Context: an optimization exercise on an open-source flow, tuned for small area and a short achievable clock period. The choices shown serve that exercise and are no tape-out recipe. In this exercise RTL edits were held to simulation tests only and were not proved equivalent to the original. Not every run is shown, and edits may drop behaviour that the tests do not exercise.

--- flow/design.v: outline only ---
// module mul_pipe: 99 lines
// module unpack: 13 lines
// module expcmp: 12 lines
// module pairsum: 15 lines
// module normpack: 38 lines
// module nibsum: 13 lines
// module round10: 13 lines
// module mul_lo: 580 lines
// module mul_hi: 1076 lines
// module add_sk33: 169 lines
// module add_sk48: 263 lines
// module add_sk51: 279 lines
module mul_pipe(clk, reset, X1, X2, X3, X4, Y1, Y2, Y3, Y4, ans);
  // ...
==> flow/flow/run.sh <==
#!/bin/bash
# Standard ORFS layout with two changes:
# - flow/polopt.py runs between synthesis and floorplan. It removes the
#   inverters that Yosys' full-adder extraction leaves between adder cells
#   (full adders are self-dual), without changing the logic function or any
#   register.
# - every input and output port is still buffered, but with buf_2 instead of
#   the delay cell (clkdlybuf4s50_1) that buffer_ports picks by default; the
#   resizer cannot swap a delay cell for a faster buffer later.
# Everything else is the standard flow.
set -euo pipefail
R=orfs/results/${FLOW_PLATFORM}/mul_pipe/base
export BUFFER_PORTS_ARGS="-buffer_cell sky130_fd_sc_hd__buf_2"
bash standard.sh synth > synth.log 2>&1
cp $R/1_2_yosys.v yosys_netlist.v
python3 flow/polopt.py yosys_netlist.v polopt_netlist.v > polopt.log 2>&1
cp polopt_netlist.v $R/1_2_yosys.v
touch $R/1_2_yosys.v
rm -f $R/1_synth.odb
bash standard.sh > layout.log 2>&1
==> flow/standard.sh <==
#!/bin/bash
# synth_recipe.tcl (not shown) runs the flow's synth.tcl, then flattens the netlist and writes it again
# the make line also repeats each setting of config.mk as NAME=value (left out here)
make -C /OpenROAD-flow-scripts/flow DESIGN_CONFIG=/design/flow/config.mk WORK_HOME=/design/flow/orfs CLKGATE_MAP_FILE= SYNTH_SCRIPT=/design/flow/synth_recipe.tcl "${@:-finish}"
==> flow/config.mk <==
export PLATFORM = sky130hd
export DESIGN_NAME = mul_pipe
export DESIGN_NICKNAME = mul_pipe
export VERILOG_FILES = /design/flow/design.v
export SDC_FILE = /design/flow/constraint.sdc
export NUM_CORES = 4
export LEC_CHECK = 0
export CAP_MARGIN = 20
export CORE_MARGIN = 2
export CORE_UTILIZATION = 55
export PLACE_DENSITY = 0.7
export SETUP_SLACK_MARGIN = 3.5
export SLEW_MARGIN = 20
export TNS_END_PERCENT = 10
==> flow/constraint.sdc <==
create_clock -name core_clock -period 11.0 [get_ports {clk}]
set_input_delay 2.2000 -clock core_clock [delete_from_list [all_inputs] [get_ports {clk}]]
set_output_delay 2.2000 -clock core_clock [all_outputs]
set_load 0.01 [all_outputs]
Not shown: flow/flow/polopt.py
==> run_1/detail.png <==
Window x 210 to 240, y 300 to 330 um. Cells in gray, sequential cells in the stronger gray; small squares are vias.
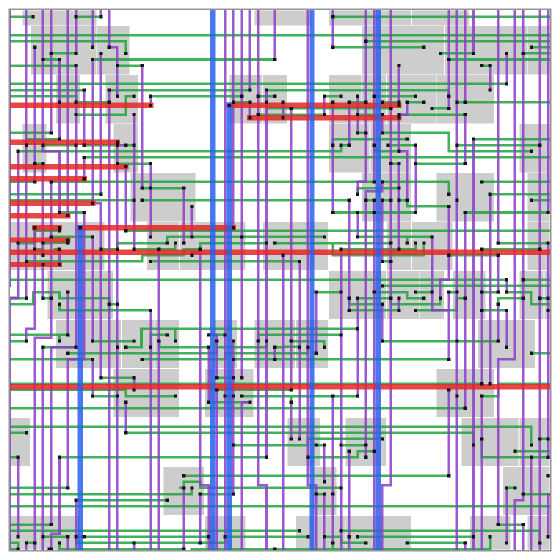
- metal 4: blue
- metal 3: red
- metal 1: green
- metal 2: purple
- most frequent: o21ai_0 (11), mux2i_1 (9), xnor2_1 (7)
- sequential cells in the window: 0
- cells with their middle in the window: 56

==> run_1/clk_routes.png <==
Bar = 100 um.
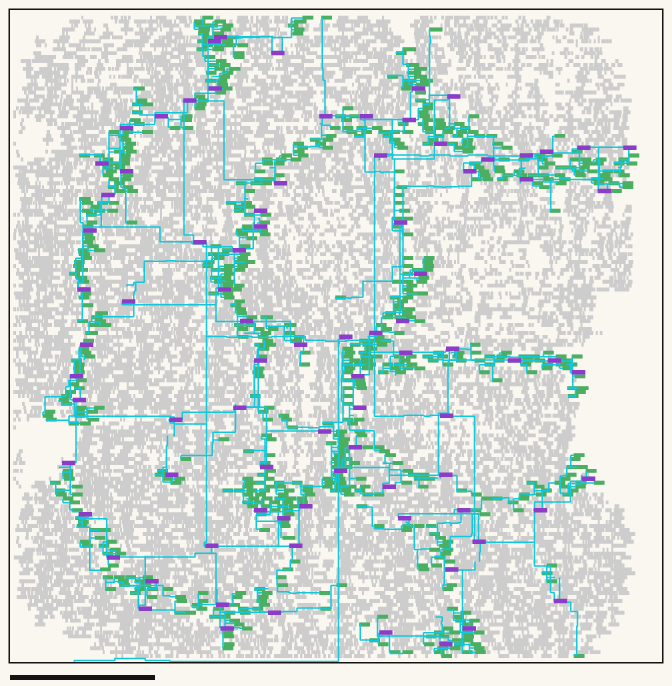
- clock wires: cyan (length 10,700 um)
- clock drivers: purple (count 85)
- flip-flops: green (count 754)
- routed clock nets: 86
Clock Latency Late Sink: 760 ps

==> run_1/io_fan.png <==
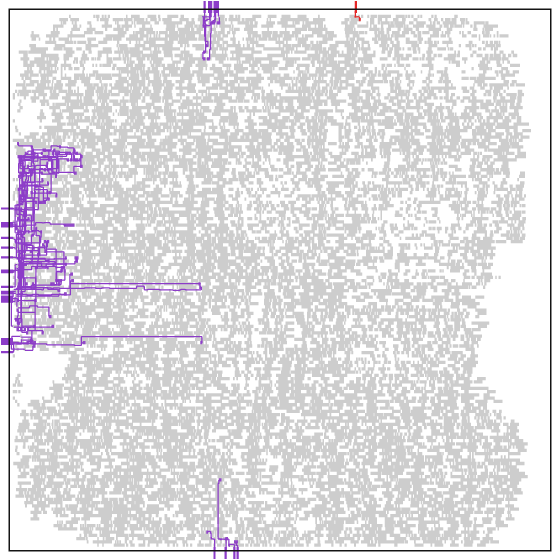
- Y4: purple (bits 32; direction input; end cells 204; buffers 32; wire 4,010 um)
- reset: red (bits 1; direction input; end cells 1; buffers 1; wire 11.9 um)
IO Pins: 290
Port Buf Inserts: 289

==> impl_metrics.py, run 1 <==
metrics = {
    "outcome": {
        "run_status": "finished clean",
    },
    "sta": {
        "hold_viol": 0,
        "relSlewSlack": 0.2658,
        "report.final.slew_viol_count": 0,
        "worst_pin_slew_ps": 1097,
        "timing.final.crit_period_ps": 7533,
        "timing.setup.tns_ps": 0,
        "fin_crit_sh": 0.6848,
        "rsz0062_at_grt": "yes",
        "max_clock_freq_ghz": 0.1328,
    },
    "worst_setup_path": {
        "critPathKind": "reg2out",
        "rrSetupSlack_ps": 3570,
        "critPathLaunchType": "register",
        "r2r_cells": 21,
        "crit_arrival_ps": 5330,
        "cp_max_fo": 28,
        "end_kind": "output port",
        "worstPathRequired_ps": 8800,
    },
    "finish": {
        "fin_area_mm2": 0.1173,
        "fill_cells": 17080,
        "final_layout_size_suffix_gt1_frac": 0.09944,
        "nets": 14230,
        "area_growth_pct": 7.207,
    },
    "clocking": {
        "cts_inserted_buffers": 85,
        "clk_pin_slew_ps": 60,
        "ctsHtreeMaxLevel": 3,
        "hold_buffers": 0,
        "clockRootBuffer": "clkbuf_16",
        "cts_tree": "yes",
        "cts.sinks": 754,
        "cts_buffer_depth": 3,
    },
    "worst_hold_path": {
        "worstHoldPathCells": 0,
        "hp-class": "reg2reg",
    },
    "routing": {
        "wl_met3_mm": 38.36,
        "drt_iter0_drc": 8419,
        "via_per_inst": 6.174,
        "routed_wl_mm": 349.0,
        "wl_met2_mm": 157.0,
        "postRouteAntennaNets": 0,
        "firstDrtPassIters": 7,
        "routed.top_layer": "met5",
        "routedWlPerCell_um": 24.23,
        "wl_met1_mm": 137.3,
    },
    "floorplanning": {
        "rows": 163,
        "die_area_mm2": 0.2025,
        "start_util": 0.5542,
        "core-area_mm2": 0.1974,
        "fp.dieH_um": 450,
        "die_w_um": 450,
    },
    "place": {
        "placed_cell_area_mm2": 0.1125,
        "gp_congestion": 1.005,
        "hpwl_mm": 271.0,
    },
    "yosys": {
        "syn-cell-area_mm2": 0.1094,
        "syn_area_per_cell_um2": 9.265,
        "synth_fp_nets": 14350,
    },
    "grt": {
        "grt_first_pass_wirelength_mm": 539.4,
        "grt_max_degree": 90,
        "overflow": 0,
        "grt_pass1_vias": 92570,
        "antenna_found_initial": 15,
    },
    "job": {
        "cap_violations": 0,
    },
}
-- run 1: stage by stage --
step           hold WS (ps)  setup WS, ps  cells    util
3_3_place_gp          312.0          2281  14180  0.5700
4_1_cts               317.7          3378  14360  0.5887
6_report              320.8          3467  14410  0.5941
2_1_floorplan         309.6          3409  11810       -
3_5_place_dp          312.1          2323  14180  0.5700
5_1_grt               323.5          3317  14400  0.5941
-- run 1: final cells by class --
cell class,count,area [um2],area share
repair buffers,459,3297,0.02811
inverters,331,1266,0.01080
multi-input cells,10050,91220,0.7777
repair inverters,4,28.78,0.0002454
diodes,10,25.02,0.0002134
flip-flops and latches,754,15240,0.1300
clock inverters,57,650.6,0.005547
well taps,2640,3303,0.02816
clock buffers,101,2258,0.01926
-- run 1: worst max-delay path, stage by stage, from the launching register on --
cell	delay [ps]
dfxtp_2	380
a211o_1	290
a211o_1	260
a311o_1	470
nand2_4	190
buf_12	220
mux2_2	410
a22o_1	270
a211oi_2	360
a211o_1	230
o21ai_1	200
nor4_4	350
nand4b_1	200
or4_1	500
a21oi_1	140
buf_2	140
-- run 1: placed cells by master, fill, tap and decap left out, drive strengths merged, types with 123 or more instances in the layout --
cell,instances
a21oi,424
mux4,147
nand2,2451
o21ai,357
o21a,127
dfxtp,745
nor3,123
xnor2,535
buf,442
inv,342
mux2,152
fa,1908
nor2b,228
nand3,337
mux2i,426
xor2,476
ha,379
nor2,825
a21o,142
and2,217
-- run 1: per-layer routing --
metal	vias up	global-route usage
met2	4785	0.5356
met1	44540	0.4573
met5	-	0
met4	14	0.1375
li1	38740	-
met3	859	0.08572
-- run 1: timing repair --
action / CTS / global route
gates cloned: 6 / 5
gates resized for setup: 107 / 182
endpoints found under the setup margin: 152 / 156
pin swaps: 7 / 17
buffers inserted: 23 / 28
==> inputs of run 2 (changes only) <==
--- a/flow/config.mk
+++ b/flow/config.mk
@@ -10,5 +10,5 @@
 export CORE_UTILIZATION = 55
 export PLACE_DENSITY = 0.7
-export SETUP_SLACK_MARGIN = 3.5
+export SETUP_SLACK_MARGIN = 4.1
 export SLEW_MARGIN = 20
 export TNS_END_PERCENT = 10
==> run_2/clk_routes.png <==
Bar = 100 um.
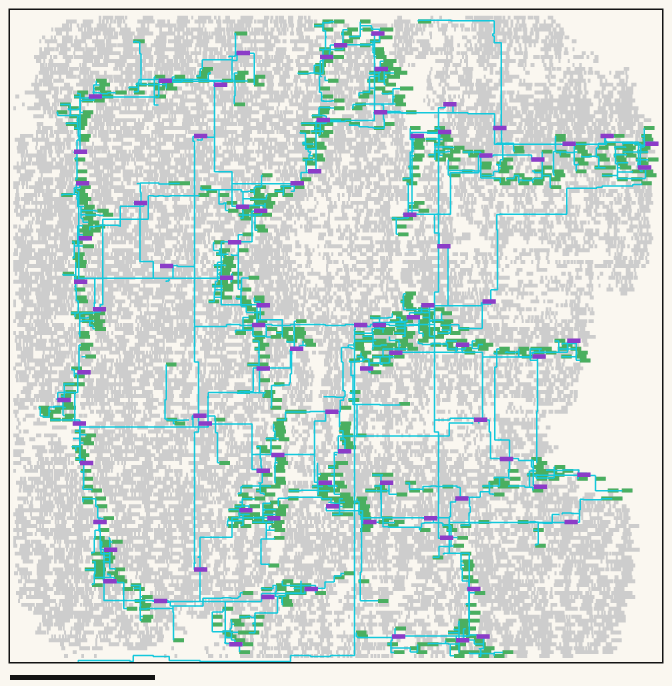
- clock drivers: purple (count 86)
- flip-flops: green (count 754)
- clock wires: cyan (length 11,500 um)
- flops lie: spread over the die
- routed clock nets: 87
clk_skew: 35.92 ps

==> run 2 against run 1 <==
Now fails the layout checks on antenna rules. Worst setup slack improved by 210 ps. First-iteration DRC count rose by 5.5%. Non-clock buffer count increased by 158. Utilization is 1.8 points higher. Critical path depth unchanged. Cell count rose by 1.1%. Wire length rose by 2.6%. Area after synthesis unchanged.
==> impl_metrics.py, run 2 <==
metrics = {
    "floorplanning": {
        "die_area_mm2": 0.2025,
        "start_util": 0.5542,
        "rows": 163,
        "fp.dieH_um": 450,
        "die_w_um": 450,
        "io_pins": 290,
    },
    "routing": {
        "drcViolationCount": 0,
        "drt_iter0_drc": 8885,
        "firstDrtPassIters": 6,
        "via_per_inst": 6.205,
        "routed_wl_mm": 357.9,
        "routedWlPerCell_um": 24.57,
        "num_vias": 90410,
        "postRouteAntennaNets": 1,
    },
    "grt": {
        "grt.total_usage": 0.3473,
        "antenna_found_initial": 13,
        "grt_first_pass_wirelength_mm": 547.1,
        "grt_max_degree": 98,
        "grt_pass1_vias": 94080,
        "overflow": 0,
    },
    "worst_setup_path": {
        "crit_arrival_ps": 5120,
        "critPathKind": "reg2out",
        "rrSetupSlack_ps": 3840,
        "worstPathRequired_ps": 8800,
        "end_kind": "output port",
        "cp_max_fo": 14,
        "critPathLaunchType": "register",
        "r2r_cells": 22,
    },
    "clocking": {
        "clockRootBuffer": "clkbuf_16",
        "clk_pin_slew_ps": 80,
        "cts.sinks": 754,
        "cts_inserted_buffers": 86,
        "ctsHtreeMaxLevel": 3,
        "hold_buffers": 0,
        "cts_buffer_depth": 3,
        "clk_latency_ps": 760,
        "cts_tree": "yes",
    },
    "place": {
        "hpwl_mm": 272.0,
        "gp_congestion": 0.9794,
        "place_ws_ps": 2411,
        "numPortBuffers": 289,
        "placed_cell_area_mm2": 0.1127,
    },
    "sta": {
        "rsz0062_at_grt": "yes",
        "relSlewSlack": 0.1364,
        "fin_crit_sh": 0.6657,
        "hold_viol": 0,
        "worst_pin_slew_ps": 1259,
        "report.final.slew_viol_count": 0,
        "timing.final.crit_period_ps": 7323,
        "fin_ws_ps": 3677,
        "finalSetupViolCount": 0,
        "max_clock_freq_ghz": 0.1366,
        "timing.setup.tns_ps": 0,
    },
    "job": {
        "cap_violations": 0,
    },
    "finish": {
        "final_layout_size_suffix_gt1_frac": 0.1319,
        "fin_area_mm2": 0.1208,
        "nets": 14390,
        "final_common_cell": "nand2_1",
        "area_growth_pct": 10.44,
        "final_cell_mix": "nand2_1 (2,440), fa_1 (1,855), nor2_1 (808)",
    },
    "worst_hold_path": {
        "hp-class": "reg2reg",
        "worstHoldPathCells": 0,
    },
    "outcome": {
        "run_status": "complete, but fails checks",
        "violations": "antenna rules",
    },
    "yosys": {
        "synth_fp_nets": 14350,
        "yosys_warnings": 2,
        "syn-cell-area_mm2": 0.1094,
        "synth_cells": 11810,
        "syn_area_per_cell_um2": 9.265,
    },
}
==> run_2/placement.png <==
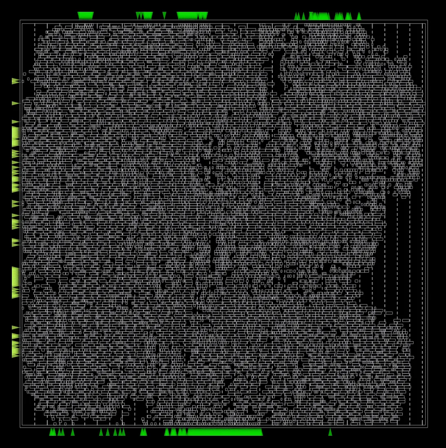
Seq/total area: 0.1263
post-layout util: 0.6121
core area: 0.1974 mm2

## run 2: cell types whose count changed in the layout (fill, tap and decap cells not counted), moves of 24 or more
cell and change:
fa_2 +52, fa_1 -52, buf_2 -29, mux2i_1 -36, o21ai_0 -24, buf_4 +127
## run 2: cell type report
cell class | instances | area (um2)
antenna | 14 | 35.03
sequential | 754 | 15260
clock inverter | 49 | 629.4
inverter | 331 | 1276
timing repair inverter | 3 | 18.77
multi-input combinational | 10050 | 92660
clock buffer | 112 | 2421
timing repair buffer | 617 | 5220
tap | 2640 | 3303
fill | 16700 | 76590
## run 2: stage by stage
step	instances	hold WS [ps]	utilization
3_3_place_gp	14170	310.2	0.5709
2_1_floorplan	11810	309.6	-
4_1_cts	14450	312.3	0.6013
3_5_place_dp	14170	312.1	0.5710
6_report	14570	311.0	0.6121
5_1_grt	14560	321.3	0.6120
## run 2: routing by layer
| metal | track usage | up-vias | share of wire |
|---|---|---|---|
| li1 | - | 39050 | - |
| met4 | 0.1575 | 6 | 0.052 |
| met3 | 0.07996 | 933 | 0.11 |
| met5 | 0.0004735 | - | 0.00011 |
| met2 | 0.5357 | 5073 | 0.45 |
| met1 | 0.4672 | 45340 | 0.39 |
## run 2: timing repair
action,4_1_cts,5_1_grt
setup buffers,102,88
endpoints found under the setup margin,236,234
endpoints found under the hold margin,0,0
pin swaps,67,113
gates cloned,18,14
gates resized for setup,388,301
## run 2: critical path, stage by stage (launching register included)
cell and delay (ps):
dfxtp_4 370, a211o_1 260, a211o_1 320, a311o_2 390
nand2_4 130, buf_12 180, mux2i_2 430, o22ai_1 270
a211oi_4 330, o22ai_4 140, nor4b_4 280, and4b_2 390
nand3b_4 110, or4_1 470, a21oi_1 130, buf_2 140
==> inputs of run 3 (changes only) <==
--- a/flow/config.mk
+++ b/flow/config.mk
@@ -9,6 +9,7 @@
 export CORE_MARGIN = 2
 export CORE_UTILIZATION = 55
+export CTS_CLUSTER_SIZE = 30
 export PLACE_DENSITY = 0.7
-export SETUP_SLACK_MARGIN = 4.1
+export SETUP_SLACK_MARGIN = 3.8
 export SLEW_MARGIN = 20
 export TNS_END_PERCENT = 10
==> run_3/wires.png <==
Bar = 100 um.
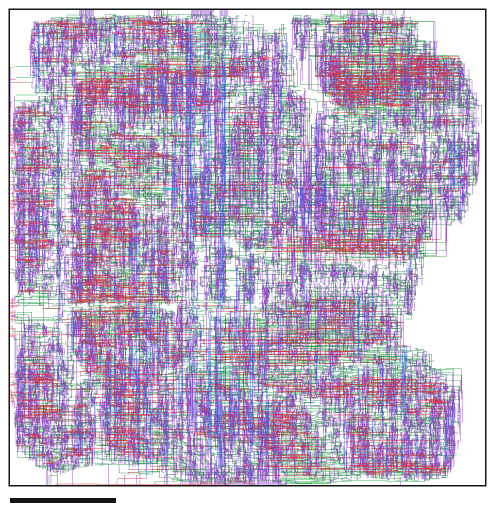
- metal 4: blue (wire length 16,500 um)
- metal 2: purple (wire length 157 mm)
- metal 5: cyan (wire length 13.8 um)
- metal 3: red (wire length 37.5 mm)
- metal 1: green (wire length 137 mm)
GR Util All Layers: 0.3411
total wire length: 348.5 mm
drt wl/cell: 24.07 um
via count: 89.28k

==> run 3 against run 2 <==
Now clean on timing, DRC and antenna. Non-clock buffer count shrank 82. Wire length fell by 2.6%. Sequential cell count unchanged. First-iteration DRC count decreased by 1.7%. Worst setup slack got worse by 74 ps. Count of clock-buffer cells in the layout down 3. Clock skew barely moved. Maximum frequency down 1.0%. Register-to-register slack got worse by 100 ps. Synthesized cell count unchanged. Critical path type unchanged. Largest cell class unchanged.
==> impl_metrics.py, run 3 <==
metrics = {
    "worst_hold_path": {
        "hp-class": "reg2reg",
        "worstHoldPathCells": 0,
    },
    "routing": {
        "via_per_inst": 6.166,
        "postRouteAntennaNets": 0,
        "firstDrtPassIters": 6,
        "drt_iter0_drc": 8734,
        "drcViolationCount": 0,
    },
    "finish": {
        "final_common_cell": "nand2_1",
        "area_growth_pct": 8.734,
        "final_cell_mix": "nand2_1 (2,444), fa_1 (1,885), nor2_1 (806)",
        "nets": 14310,
        "final_layout_size_suffix_gt1_frac": 0.1159,
    },
    "clocking": {
        "cts_buffer_depth": 3,
        "cts.sinks": 754,
        "clk_pin_slew_ps": 60,
        "clk_latency_ps": 750,
        "clockRootBuffer": "clkbuf_16",
        "hold_buffers": 0,
        "ctsHtreeMaxLevel": 3,
        "cts_inserted_buffers": 87,
        "cts_tree": "yes",
    },
    "sta": {
        "timing.setup.tns_ps": 0,
        "timing.final.crit_period_ps": 7397,
        "rsz0062_at_grt": "yes",
        "relSlewSlack": 0.3011,
        "hold_viol": 0,
        "fin_crit_sh": 0.6724,
        "worst_pin_slew_ps": 1047,
        "finalSetupViolCount": 0,
        "skew_ps": 35.67,
        "report.final.slew_viol_count": 0,
        "fin_ws_ps": 3603,
        "max_clock_freq_ghz": 0.1352,
    },
    "outcome": {
        "run_status": "finished clean",
    },
    "floorplanning": {
        "io_pins": 290,
        "fp.dieH_um": 450,
        "rows": 163,
        "core-area_mm2": 0.1974,
        "die_area_mm2": 0.2025,
        "die_w_um": 450,
        "start_util": 0.5542,
    },
    "worst_setup_path": {
        "worstPathRequired_ps": 8800,
        "rrSetupSlack_ps": 3740,
        "critPathLaunchType": "register",
        "critPathKind": "reg2out",
        "r2r_cells": 21,
        "end_kind": "output port",
        "crit_arrival_ps": 5200,
        "cp_max_fo": 8,
    },
    "job": {
        "cap_violations": 0,
    },
    "yosys": {
        "syn_area_per_cell_um2": 9.265,
        "yosys_warnings": 2,
        "syn-cell-area_mm2": 0.1094,
        "synth_cells": 11810,
        "synth_fp_nets": 14350,
    },
    "grt": {
        "grt_max_degree": 130,
        "antenna_found_initial": 9,
        "grt_first_pass_wirelength_mm": 537.9,
        "grt_pass1_vias": 92750,
        "overflow": 0,
    },
    "place": {
        "numPortBuffers": 289,
        "place_ws_ps": 2279,
        "hpwl_mm": 269.2,
        "gp_congestion": 0.9828,
    },
}
==> run_3/io_fan.png <==
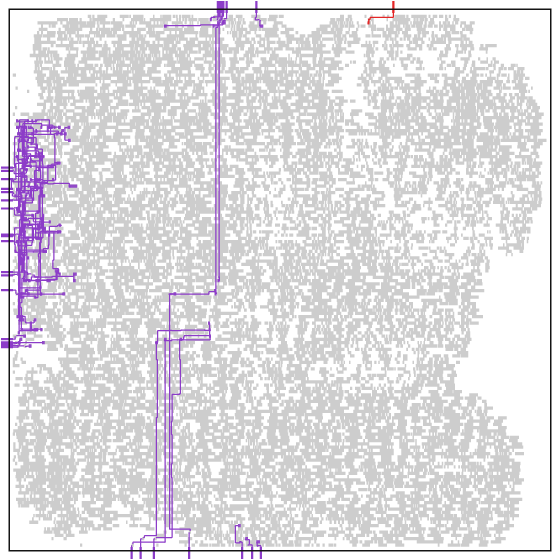
- Y4: purple (bits 32; direction input; end cells 204; buffers 32; wire 4,750 um)
- reset: red (bits 1; direction input; end cells 1; buffers 1; wire 31.4 um)

[run 3: routing by layer]
layer / part of all wire / global-route usage / wire [um] / up-vias
met5: 0.000037 / 0 / 13 / -
met4: 0.047 / 0.1401 / 16480 / 2
met3: 0.11 / 0.08024 / 37540 / 901
met2: 0.45 / 0.5317 / 156900 / 4838
met1: 0.39 / 0.4588 / 137500 / 44640
li1: - / - / - / 38900
[run 3: timing repair]
item / 4_1_cts / 5_1_grt
gates cloned: 9 / 11
setup buffers: 64 / 56
resized for setup: 211 / 284
pin swaps: 24 / 50
setup endpoints to repair: 185 / 191
[run 3: critical path, cell delays in order, from the launching register on]
cell	delay, ps
dfxtp_4	360
a211o_1	280
a211o_1	300
a311o_2	440
nand2_4	110
clkinvlp_4	190
buf_12	190
buf_6	160
nor2_4	170
buf_4	180
a22oi_1	100
nand2_1	290
a21oi_2	170
or3_4	450
nor4_2	350
xnor2_1	200
a311oi_1	300
a31oi_1	70
buf_2	160
[run 3: final cells by class]
class | instances | area (um2)
Antenna cell | 6 | 15.01
Clock buffer | 109 | 2457
Clock inverter | 51 | 501.7
Fill cell | 16810 | 78460
Inverter | 331 | 1272
Multi-Input combinational cell | 10050 | 91960
Sequential cell | 754 | 15280
Tap cell | 2640 | 3303
Timing Repair Buffer | 535 | 4155
Timing Repair inverter | 2 | 13.76
[run 3: stage by stage]
step           cell area [um2]  hold WS (ps)    util  cells
2_1_floorplan           109700         309.6       -  11810
3_3_place_gp            112700         310.2  0.5709  14170
3_5_place_dp            112700         312.8  0.5709  14170
4_1_cts                 117300         324.8  0.5942  14410
5_1_grt                 119000         329.4  0.6025  14480
6_report                119000         320.1  0.6026  14480
==> inputs of run 4 (changes only) <==
--- a/flow/config.mk
+++ b/flow/config.mk
@@ -9,5 +9,4 @@
 export CORE_MARGIN = 2
 export CORE_UTILIZATION = 55
-export CTS_CLUSTER_SIZE = 30
 export PLACE_DENSITY = 0.7
 export SETUP_SLACK_MARGIN = 3.8
==> run_4/clk_routes.png <==
Bar = 100 um.
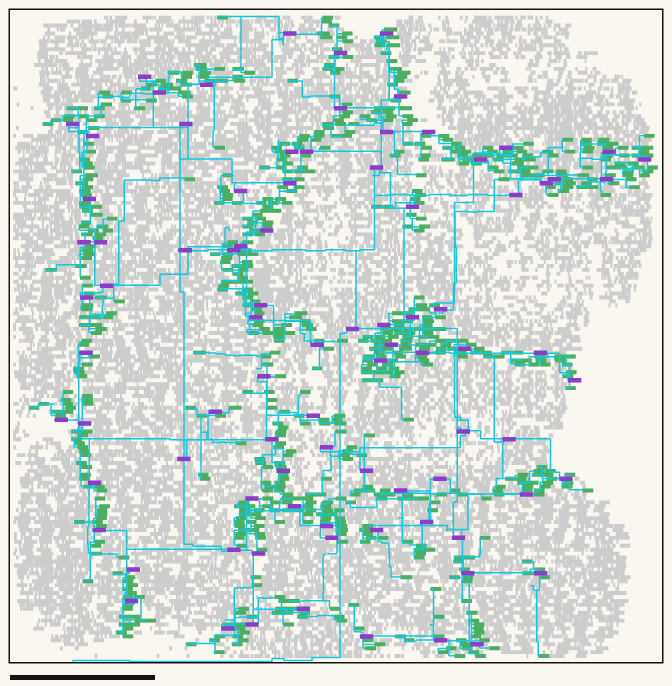
- clock drivers: purple (count 87)
- flip-flops: green (count 754)
- clock wires: cyan (length 11,400 um)
- flops lie: spread over the die
- routed clock nets: 88
clk_skew: 35.67 ps

==> run 4 against run 3 <==
Cell count did not move. Sequential share of layout area did not move. Final area did not move. First-iteration DRC count did not move. Area after synthesis did not move. Still clean on timing, DRC and antenna. Critical endpoint unchanged.
==> impl_metrics.py, run 4 <==
metrics = {
    "outcome": {
        "run_status": "finished clean",
    },
    "sta": {
        "max_clock_freq_ghz": 0.1352,
        "worst_pin_slew_ps": 1047,
        "report.final.slew_viol_count": 0,
        "finalSetupViolCount": 0,
        "hold_viol": 0,
        "timing.setup.tns_ps": 0,
        "rsz0062_at_grt": "yes",
        "fin_crit_sh": 0.6724,
        "relSlewSlack": 0.3011,
        "timing.final.crit_period_ps": 7397,
    },
    "worst_setup_path": {
        "r2r_cells": 21,
        "worstPathRequired_ps": 8800,
        "crit_arrival_ps": 5200,
        "rrSetupSlack_ps": 3740,
        "critPathLaunchType": "register",
        "cp_max_fo": 8,
        "critPathKind": "reg2out",
        "end_kind": "output port",
    },
    "clocking": {
        "cts_buffer_depth": 3,
        "clk_latency_ps": 750,
        "clockRootBuffer": "clkbuf_16",
        "ctsHtreeMaxLevel": 3,
        "cts.sinks": 754,
        "clk_pin_slew_ps": 60,
        "cts_tree": "yes",
        "cts_inserted_buffers": 87,
    },
    "finish": {
        "nets": 14310,
        "final_cell_mix": "nand2_1 (2,444), fa_1 (1,885), nor2_1 (806)",
        "final_layout_size_suffix_gt1_frac": 0.1159,
        "area_growth_pct": 8.734,
        "final_util": 0.6026,
        "final_common_cell": "nand2_1",
    },
    "grt": {
        "grt_first_pass_wirelength_mm": 537.9,
        "grt_max_degree": 130,
        "grt.total_usage": 0.3411,
        "grt_pass1_vias": 92750,
        "antenna_found_initial": 9,
        "overflow": 0,
    },
    "routing": {
        "drcViolationCount": 0,
        "firstDrtPassIters": 6,
        "routed_wl_mm": 348.5,
        "drt_iter0_drc": 8734,
        "routedWlPerCell_um": 24.07,
        "via_per_inst": 6.166,
        "num_vias": 89280,
        "postRouteAntennaNets": 0,
    },
    "yosys": {
        "synth_fp_nets": 14350,
        "syn-cell-area_mm2": 0.1094,
        "yosys_warnings": 2,
        "synth_cells": 11810,
        "syn_area_per_cell_um2": 9.265,
    },
    "place": {
        "hpwl_mm": 269.2,
        "numPortBuffers": 289,
        "gp_congestion": 0.9828,
    },
    "floorplanning": {
        "die_area_mm2": 0.2025,
        "die_w_um": 450,
        "fp.dieH_um": 450,
        "rows": 163,
        "start_util": 0.5542,
        "io_pins": 290,
        "core-area_mm2": 0.1974,
    },
    "job": {
        "cap_violations": 0,
    },
    "worst_hold_path": {
        "hp-class": "reg2reg",
        "worstHoldPathCells": 0,
    },
}
==> run_4/detail.png <==
Window x 210 to 240, y 300 to 330 um. Cells in gray, sequential cells in the stronger gray; small squares are vias.
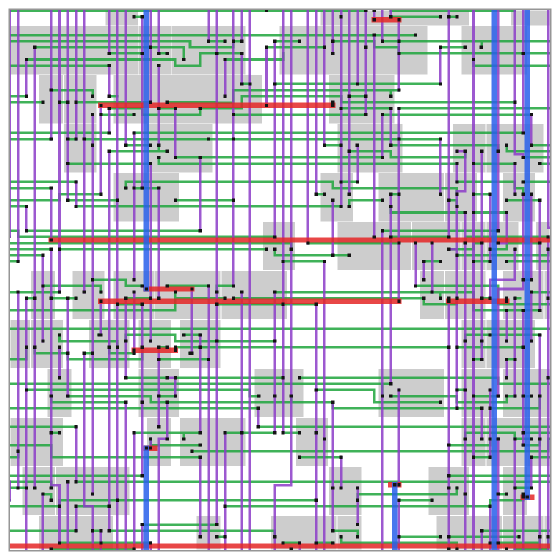
- metal 1: green
- metal 4: blue
- metal 3: red
- metal 2: purple
- most frequent: o21ai_0 (15), mux2i_1 (13), nand2_1 (8)
- sequential cells in the window: 0
- cells with their middle in the window: 62

## run 4: cell counts in the layout (fill, tap and decap cells not counted)
No cell type changed its count.
## run 4: final cells by class
type,count,area (um2)
flip-flops and latches,754,15280
repair buffers,535,4155
clock buffers,109,2457
diodes,6,15.01
multi-input cells,10050,91960
fillers,16810,78460
inverters,331,1272
repair inverters,2,13.76
clock inverters,51,501.7
well taps,2640,3303
## run 4: critical path: stages, from the launching register on
cell and delay (ps):
dfxtp_4 360, a211o_1 280, a211o_1 300, a311o_2 440, nand2_4 110, clkinvlp_4 190, buf_12 190, buf_6 160
nor2_4 170, buf_4 180, a22oi_1 100, nand2_1 290, a21oi_2 170, or3_4 450, nor4_2 350, xnor2_1 200
a311oi_1 300, a31oi_1 70, buf_2 160
## run 4: routing by layer
| layer | share of wire | wire length (um) | GRT usage |
|---|---|---|---|
| met1 | 0.39 | 137500 | 0.4588 |
| met4 | 0.047 | 16480 | 0.1401 |
| met3 | 0.11 | 37540 | 0.08024 |
| met5 | 0.000037 | 13 | 0 |
| met2 | 0.45 | 156900 | 0.5317 |
## run 4: what timing repair did
action	4_1_cts	5_1_grt
gates cloned	9	11
pin swaps	24	50
buffers inserted	64	56
hold buffers	0	0
setup endpoints to repair	185	191
resized for setup	211	284
## run 4: stage by stage
| stage | std cells | hold slack (ps) | area (um2) | setup WS [ps] |
|---|---|---|---|---|
| 2_1_floorplan | 11810 | 309.6 | 109700 | 3695 |
| 3_3_place_gp | 14170 | 310.2 | 112700 | 2426 |
| 3_5_place_dp | 14170 | 312.8 | 112700 | 2279 |
| 4_1_cts | 14410 | 324.8 | 117300 | 3566 |
| 5_1_grt | 14480 | 329.4 | 119000 | 3464 |
| 6_report | 14480 | 320.1 | 119000 | 3603 |
==> inputs of run 5 (changes only) <==
--- a/flow/config.mk
+++ b/flow/config.mk
@@ -9,4 +9,6 @@
 export CORE_MARGIN = 2
 export CORE_UTILIZATION = 55
+export CTS_CLUSTER_DIAMETER = 100
+export CTS_CLUSTER_SIZE = 24
 export PLACE_DENSITY = 0.7
 export SETUP_SLACK_MARGIN = 3.8
==> run_5/io_fan.png <==
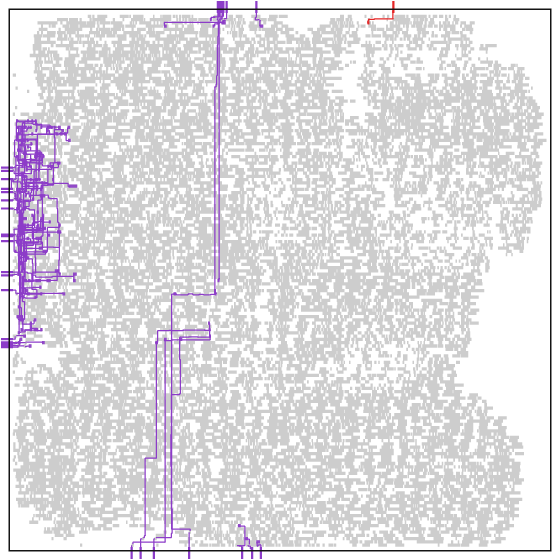
- Y4: purple (bits 32; direction input; end cells 204; buffers 32; wire 4,780 um)
- reset: red (bits 1; direction input; end cells 1; buffers 1; wire 31.9 um)

==> run 5 against run 4 <==
Die area did not move. Critical path depth fell by 1. Maximum frequency rose by 0.76%. Sequential cell count did not move. Critical endpoint is now ans[22].
==> impl_metrics.py, run 5 <==
metrics = {
    "place": {
        "place_inst": 14170,
        "gp_congestion": 0.9828,
        "numPortBuffers": 289,
    },
    "yosys": {
        "yosys_warnings": 2,
        "synth_fp_nets": 14350,
        "syn_area_per_cell_um2": 9.265,
        "syn-cell-area_mm2": 0.1094,
        "synth_cells": 11810,
    },
    "grt": {
        "grt_first_pass_wirelength_mm": 534.4,
        "antenna_found_initial": 14,
        "grt_pass1_vias": 92280,
        "grt_max_degree": 130,
        "overflow": 0,
        "grt.total_usage": 0.3382,
    },
    "clocking": {
        "clk_latency_ps": 730,
        "cts_buffer_depth": 3,
        "cts.sinks": 754,
        "cts_tree": "yes",
        "clk_pin_slew_ps": 90,
        "cts_inserted_buffers": 50,
        "ctsHtreeMaxLevel": 2,
        "clockRootBuffer": "clkbuf_16",
    },
    "floorplanning": {
        "die_area_mm2": 0.2025,
        "core-area_mm2": 0.1974,
        "die_w_um": 450,
        "io_pins": 290,
        "rows": 163,
        "fp.dieH_um": 450,
    },
    "sta": {
        "skew_ps": 45.10,
        "timing.final.crit_period_ps": 7341,
        "worst_pin_slew_ps": 1097,
        "max_clock_freq_ghz": 0.1362,
        "timing.setup.tns_ps": 0,
        "relSlewSlack": 0.2675,
        "rsz0062_at_grt": "yes",
        "report.final.slew_viol_count": 0,
        "fin_crit_sh": 0.6673,
        "hold_viol": 0,
    },
    "outcome": {
        "run_status": "finished clean",
    },
    "worst_hold_path": {
        "hp-class": "reg2reg",
        "worstHoldPathCells": 0,
    },
    "finish": {
        "final_cell_mix": "nand2_1 (2,446), fa_1 (1,886), nor2_1 (807)",
        "final_common_cell": "nand2_1",
        "area_growth_pct": 7.672,
        "final_layout_size_suffix_gt1_frac": 0.1103,
        "nets": 14270,
    },
    "worst_setup_path": {
        "crit_arrival_ps": 5140,
        "critPathLaunchType": "register",
        "r2r_cells": 20,
        "rrSetupSlack_ps": 3840,
        "cp_max_fo": 10,
        "end_kind": "output port",
        "critPathKind": "reg2out",
        "worstPathRequired_ps": 8800,
    },
    "routing": {
        "drt_iter0_drc": 8605,
        "via_per_inst": 6.168,
        "firstDrtPassIters": 6,
        "postRouteAntennaNets": 0,
        "drcViolationCount": 0,
        "routed_wl_mm": 346.8,
    },
    "job": {
        "cap_violations": 0,
    },
}
==> run_5/placement.png <==
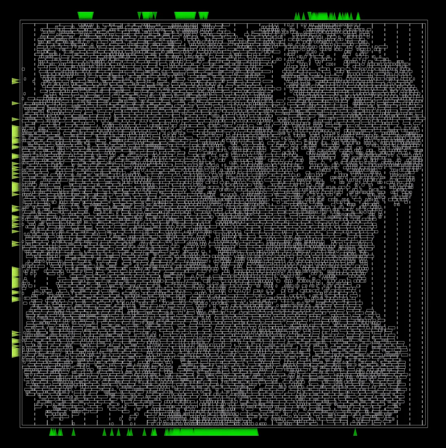
non-filler instance count after layout: 14.41k
seq_cells: 754
Well Taps: 2,640

-- run 5: changes by cell type in the layout (fill, tap and decap cells not counted), moves of 6 or more --
cell	previous run	this run
clkbuf_16	102	59
clkinv_2	17	0
clkbuf_8	9	0
inv_6	10	2
buf_4	193	186
diode_2	6	13
buf_8	4	10
clkinv_4	6	0
clkinvlp_4	16	10
inv_12	0	6
-- run 5: area by class of cell --
class / instances / area, um2
clock buffer: 58 / 1303
tap: 2640 / 3303
sequential: 754 / 15290
multi-input combinational: 10050 / 92020
clock inverter: 27 / 437.9
inverter: 331 / 1281
fill: 16940 / 79620
timing repair buffer: 531 / 4121
timing repair inverter: 2 / 13.76
antenna: 13 / 32.53
-- run 5: stage by stage --
step           area [um2]  setup slack, ps  hold WS [ps]    util
3_3_place_gp       112700             2426         310.2  0.5709
3_5_place_dp       112700             2279         312.8  0.5709
5_1_grt            117800             3475         331.1  0.5966
6_report           117800             3659         330.0  0.5967
2_1_floorplan      109700             3695         309.6       -
4_1_cts            115800             3538         330.1  0.5867
-- run 5: timing repair --
| item | CTS | global route |
|---|---|---|
| pin swaps | 27 | 55 |
| gates resized for setup | 187 | 319 |
| setup buffers | 49 | 70 |
| cloned | 8 | 9 |
| endpoints found under the setup margin | 185 | 195 |
-- run 5: routing by layer --
layer,track usage,vias up,part of all wire
met5,0,-,0.000037
met4,0.1389,2,0.046
met3,0.07559,821,0.11
met2,0.5270,4816,0.45
met1,0.4579,44430,0.40
li1,-,38790,-
-- run 5: worst max-delay path: stages (launching register included) --
cell and delay, ps:
dfxtp_4 380, a211o_1 290, a211o_1 260, a311o_2 370
nand2_4 140, clkinvlp_4 150, buf_12 180, buf_6 170
o211ai_1 160, o32ai_4 180, a211oi_4 290, o22ai_4 150
nor4b_4 360, and4b_2 380, nand3b_4 130, or4_1 540
a21oi_1 150, buf_2 140
==> inputs of run 6 (changes only) <==
--- a/flow/config.mk
+++ b/flow/config.mk
@@ -9,6 +9,6 @@
 export CORE_MARGIN = 2
 export CORE_UTILIZATION = 55
-export CTS_CLUSTER_DIAMETER = 100
-export CTS_CLUSTER_SIZE = 24
+export CTS_CLUSTER_DIAMETER = 120
+export CTS_CLUSTER_SIZE = 32
 export PLACE_DENSITY = 0.7
 export SETUP_SLACK_MARGIN = 3.8
==> run_6/clk_routes.png <==
Bar = 100 um.
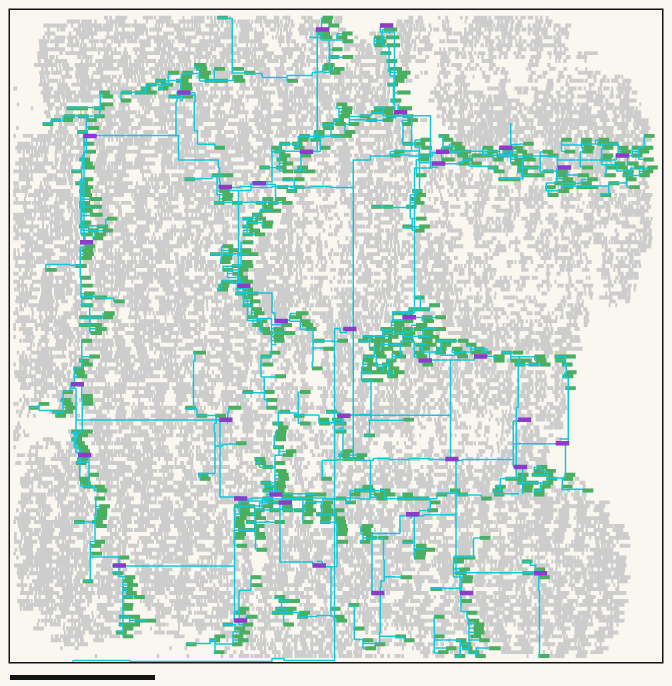
- clock drivers: purple (count 38)
- flip-flops: green (count 754)
- clock wires: cyan (length 9,320 um)
- flops lie: spread over the die
- routed clock nets: 39
clk_skew: 66.79 ps

==> run 6 against run 5 <==
Still clean on timing, DRC and antenna. Worst setup slack improved by 61 ps. Die area unchanged. Register-to-register slack barely moved. Non-clock buffer count rose by 24. Sequential share of layout area hardly changed. Hold slack got worse by 20 ps. Final area hardly changed. Global-route usage decreased by 0.078 points. Highest routed layer unchanged.
==> impl_metrics.py, run 6 <==
metrics = {
    "outcome": {
        "run_status": "finished clean",
    },
    "job": {
        "cap_violations": 0,
    },
    "sta": {
        "fin_crit_sh": 0.6618,
        "worst_pin_slew_ps": 1049,
        "timing.final.crit_period_ps": 7279,
        "report.final.slew_viol_count": 0,
        "relSlewSlack": 0.2995,
        "hold_viol": 0,
        "finalSetupViolCount": 0,
        "max_clock_freq_ghz": 0.1374,
        "timing.setup.tns_ps": 0,
        "rsz0062_at_grt": "yes",
    },
    "floorplanning": {
        "core-area_mm2": 0.1974,
        "start_util": 0.5542,
        "io_pins": 290,
        "rows": 163,
        "die_w_um": 450,
        "fp.dieH_um": 450,
        "die_area_mm2": 0.2025,
    },
    "grt": {
        "overflow": 0,
        "antenna_found_initial": 14,
        "grt_first_pass_wirelength_mm": 533.7,
        "grt_max_degree": 130,
        "grt_pass1_vias": 92100,
        "grt.total_usage": 0.3374,
    },
    "worst_hold_path": {
        "worstHoldPathCells": 0,
        "hp-class": "reg2reg",
    },
    "worst_setup_path": {
        "max_stage_delay_ps": 500,
        "r2r_cells": 20,
        "worst_path_max_delay_cell": "a22oi_1",
        "cp_common_cell": "buf_4",
        "crit_chain": "a211o_1 > a211o_1 > a311o_2 > nand2_4 > clkinvlp_4 > buf_4 > buf_4 > mux2i_1 > a21oi_1 > a22oi_1 > o221ai_2 > o211ai_1 > nor3_4 > buf_4 > a21oi_4 > mux2_4 > buf_2",
        "worstPathRequired_ps": 8800,
        "rrSetupSlack_ps": 3850,
        "cp_max_fo": 7,
        "critPathLaunchType": "register",
        "critPathKind": "reg2out",
        "crit_arrival_ps": 5080,
        "end_kind": "output port",
    },
    "routing": {
        "postRouteAntennaNets": 0,
        "via_per_inst": 6.170,
        "routed_wl_mm": 346.7,
        "routedWlPerCell_um": 24.06,
        "drcViolationCount": 0,
        "num_vias": 88910,
        "drt_iter0_drc": 8433,
        "firstDrtPassIters": 7,
    },
    "clocking": {
        "cts_inserted_buffers": 38,
        "cts.sinks": 754,
        "cts_tree": "yes",
        "clockRootBuffer": "clkbuf_16",
        "clk_latency_ps": 710,
        "cts_buffer_depth": 3,
        "ctsHtreeMaxLevel": 2,
        "clk_pin_slew_ps": 120,
    },
    "yosys": {
        "syn_area_per_cell_um2": 9.265,
        "synth_fp_nets": 14350,
        "synth_cells": 11810,
        "syn-cell-area_mm2": 0.1094,
        "yosys_warnings": 2,
    },
    "finish": {
        "final_cell_mix": "nand2_1 (2,444), fa_1 (1,888), nor2_1 (807)",
        "final_common_cell": "nand2_1",
        "area_growth_pct": 7.644,
        "nets": 14280,
        "instances_no_fill": 14410,
        "final_layout_size_suffix_gt1_frac": 0.1129,
    },
    "place": {
        "hpwl_mm": 269.2,
        "gp_congestion": 0.9828,
        "place_inst": 14170,
        "numPortBuffers": 289,
    },
}
==> run_6/detail.png <==
Window x 210 to 240, y 300 to 330 um. Cells in gray, sequential cells in the stronger gray; small squares are vias.
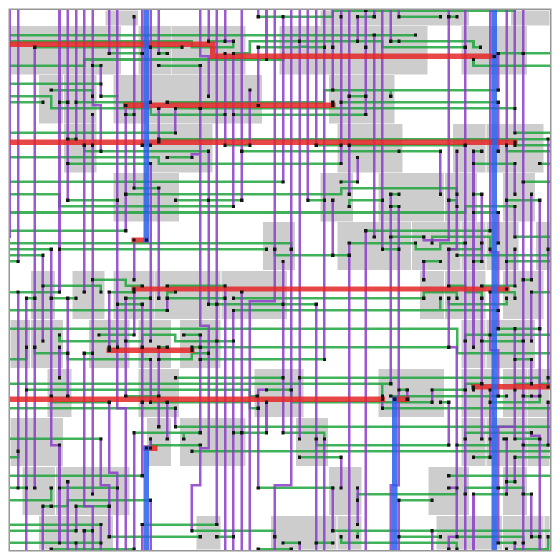
- metal 4: blue
- metal 1: green
- metal 3: red
- metal 2: purple
- sequential cells in the window: 0
- most frequent: o21ai_0 (15), mux2i_1 (13), nand2_1 (8)
- cells with their middle in the window: 62

==> run 6: per-layer routing <==
| layer | wire length [um] | global-route usage | up-vias | share of wire |
|---|---|---|---|---|
| met3 | 36600 | 0.07439 | 818 | 0.11 |
| met5 | 23 | 0 | - | 0.000066 |
| met1 | 138000 | 0.4583 | 44420 | 0.40 |
| li1 | - | - | 38790 | - |
| met4 | 15020 | 0.1281 | 4 | 0.043 |
| met2 | 157100 | 0.5297 | 4876 | 0.45 |
==> run 6: stage by stage <==
stage | worst slack, ps | instance area [um2] | utilization | hold WS (ps)
floorplan | 3695 | 109700 | - | 309.6
global placement | 2426 | 112700 | 0.5709 | 310.2
detailed placement | 2279 | 112700 | 0.5709 | 312.8
CTS | 3526 | 115500 | 0.5853 | 317.8
global route | 3630 | 117800 | 0.5965 | 317.9
finish | 3721 | 117800 | 0.5965 | 309.7
==> run 6: layout make-up <==
type,instances,area (um2)
Antenna cell,9,22.52
Clock buffer,44,993.5
Clock inverter,23,411.6
Fill cell,16980,79650
Inverter,331,1277
Multi-Input combinational cell,10050,92110
Sequential cell,754,15300
Tap cell,2640,3303
Timing Repair Buffer,555,4332
Timing Repair inverter,2,13.76
==> run 6: critical path: cells and delay by family (launching register included) <==
| family | cells | cell delay (ps) |
|---|---|---|
| AOI/OAI and AO/OA | 8 | 2320 |
| muxes | 2 | 770 |
| buffers and inverters | 5 | 730 |
| DFF | 1 | 380 |
| and+or+nand+nor | 2 | 190 |
==> run 6: repair_timing <==
action / 4_1_cts / 5_1_grt
endpoints found under the setup margin: 186 / 199
hold endpoints to repair: 0 / 0
buffers inserted: 56 / 84
gates cloned: 8 / 13
pin swaps: 29 / 51
hold buffers: 0 / 0
resized for setup: 188 / 350

## re-timing with driven ports
In the flow no input, the clock included, has a driving cell. The finished layouts below were timed again as built, in two steps. Step 1, drivers: a clkbuf_16 drives clk and a buf_2 each remaining input, both assumed. Step 2 also shifts input and output timing later by t, the mid clock arrival at the registers, as if the neighbouring blocks saw the same clock. Three values: ideal ports, drivers, drivers and shift; two values: the first two.
run | shift t [ns] | setup WS [ns] | hold WS [ns] | clock arrival spread, ns | worst slew at a driven data input, ns
run 1 | 0.814 | 3.467 / 3.382 / 2.921 | 0.321 / 0.321 / 0.321 | 0.066 / 0.065 | 0.09
run 2 | 0.828 | 3.677 / 3.585 / 3.083 | 0.311 / 0.311 / 0.311 | 0.039 / 0.039 | 0.17
run 3 | 0.819 | 3.603 / 3.516 / 3.091 | 0.320 / 0.320 / 0.320 | 0.045 / 0.045 | 0.07
run 4 | 0.819 | 3.603 / 3.516 / 3.091 | 0.320 / 0.320 / 0.320 | 0.045 / 0.045 | 0.07
run 5 | 0.794 | 3.659 / 3.572 / 3.105 | 0.330 / 0.330 / 0.330 | 0.051 / 0.050 | 0.06
run 6 | 0.774 | 3.721 / 3.627 / 3.141 | 0.310 / 0.310 / 0.310 | 0.068 / 0.068 | 0.06
For run 2, which loses most, drivers alone change the setup slack by -0.092 ns; drivers and shift together by -0.594 ns.
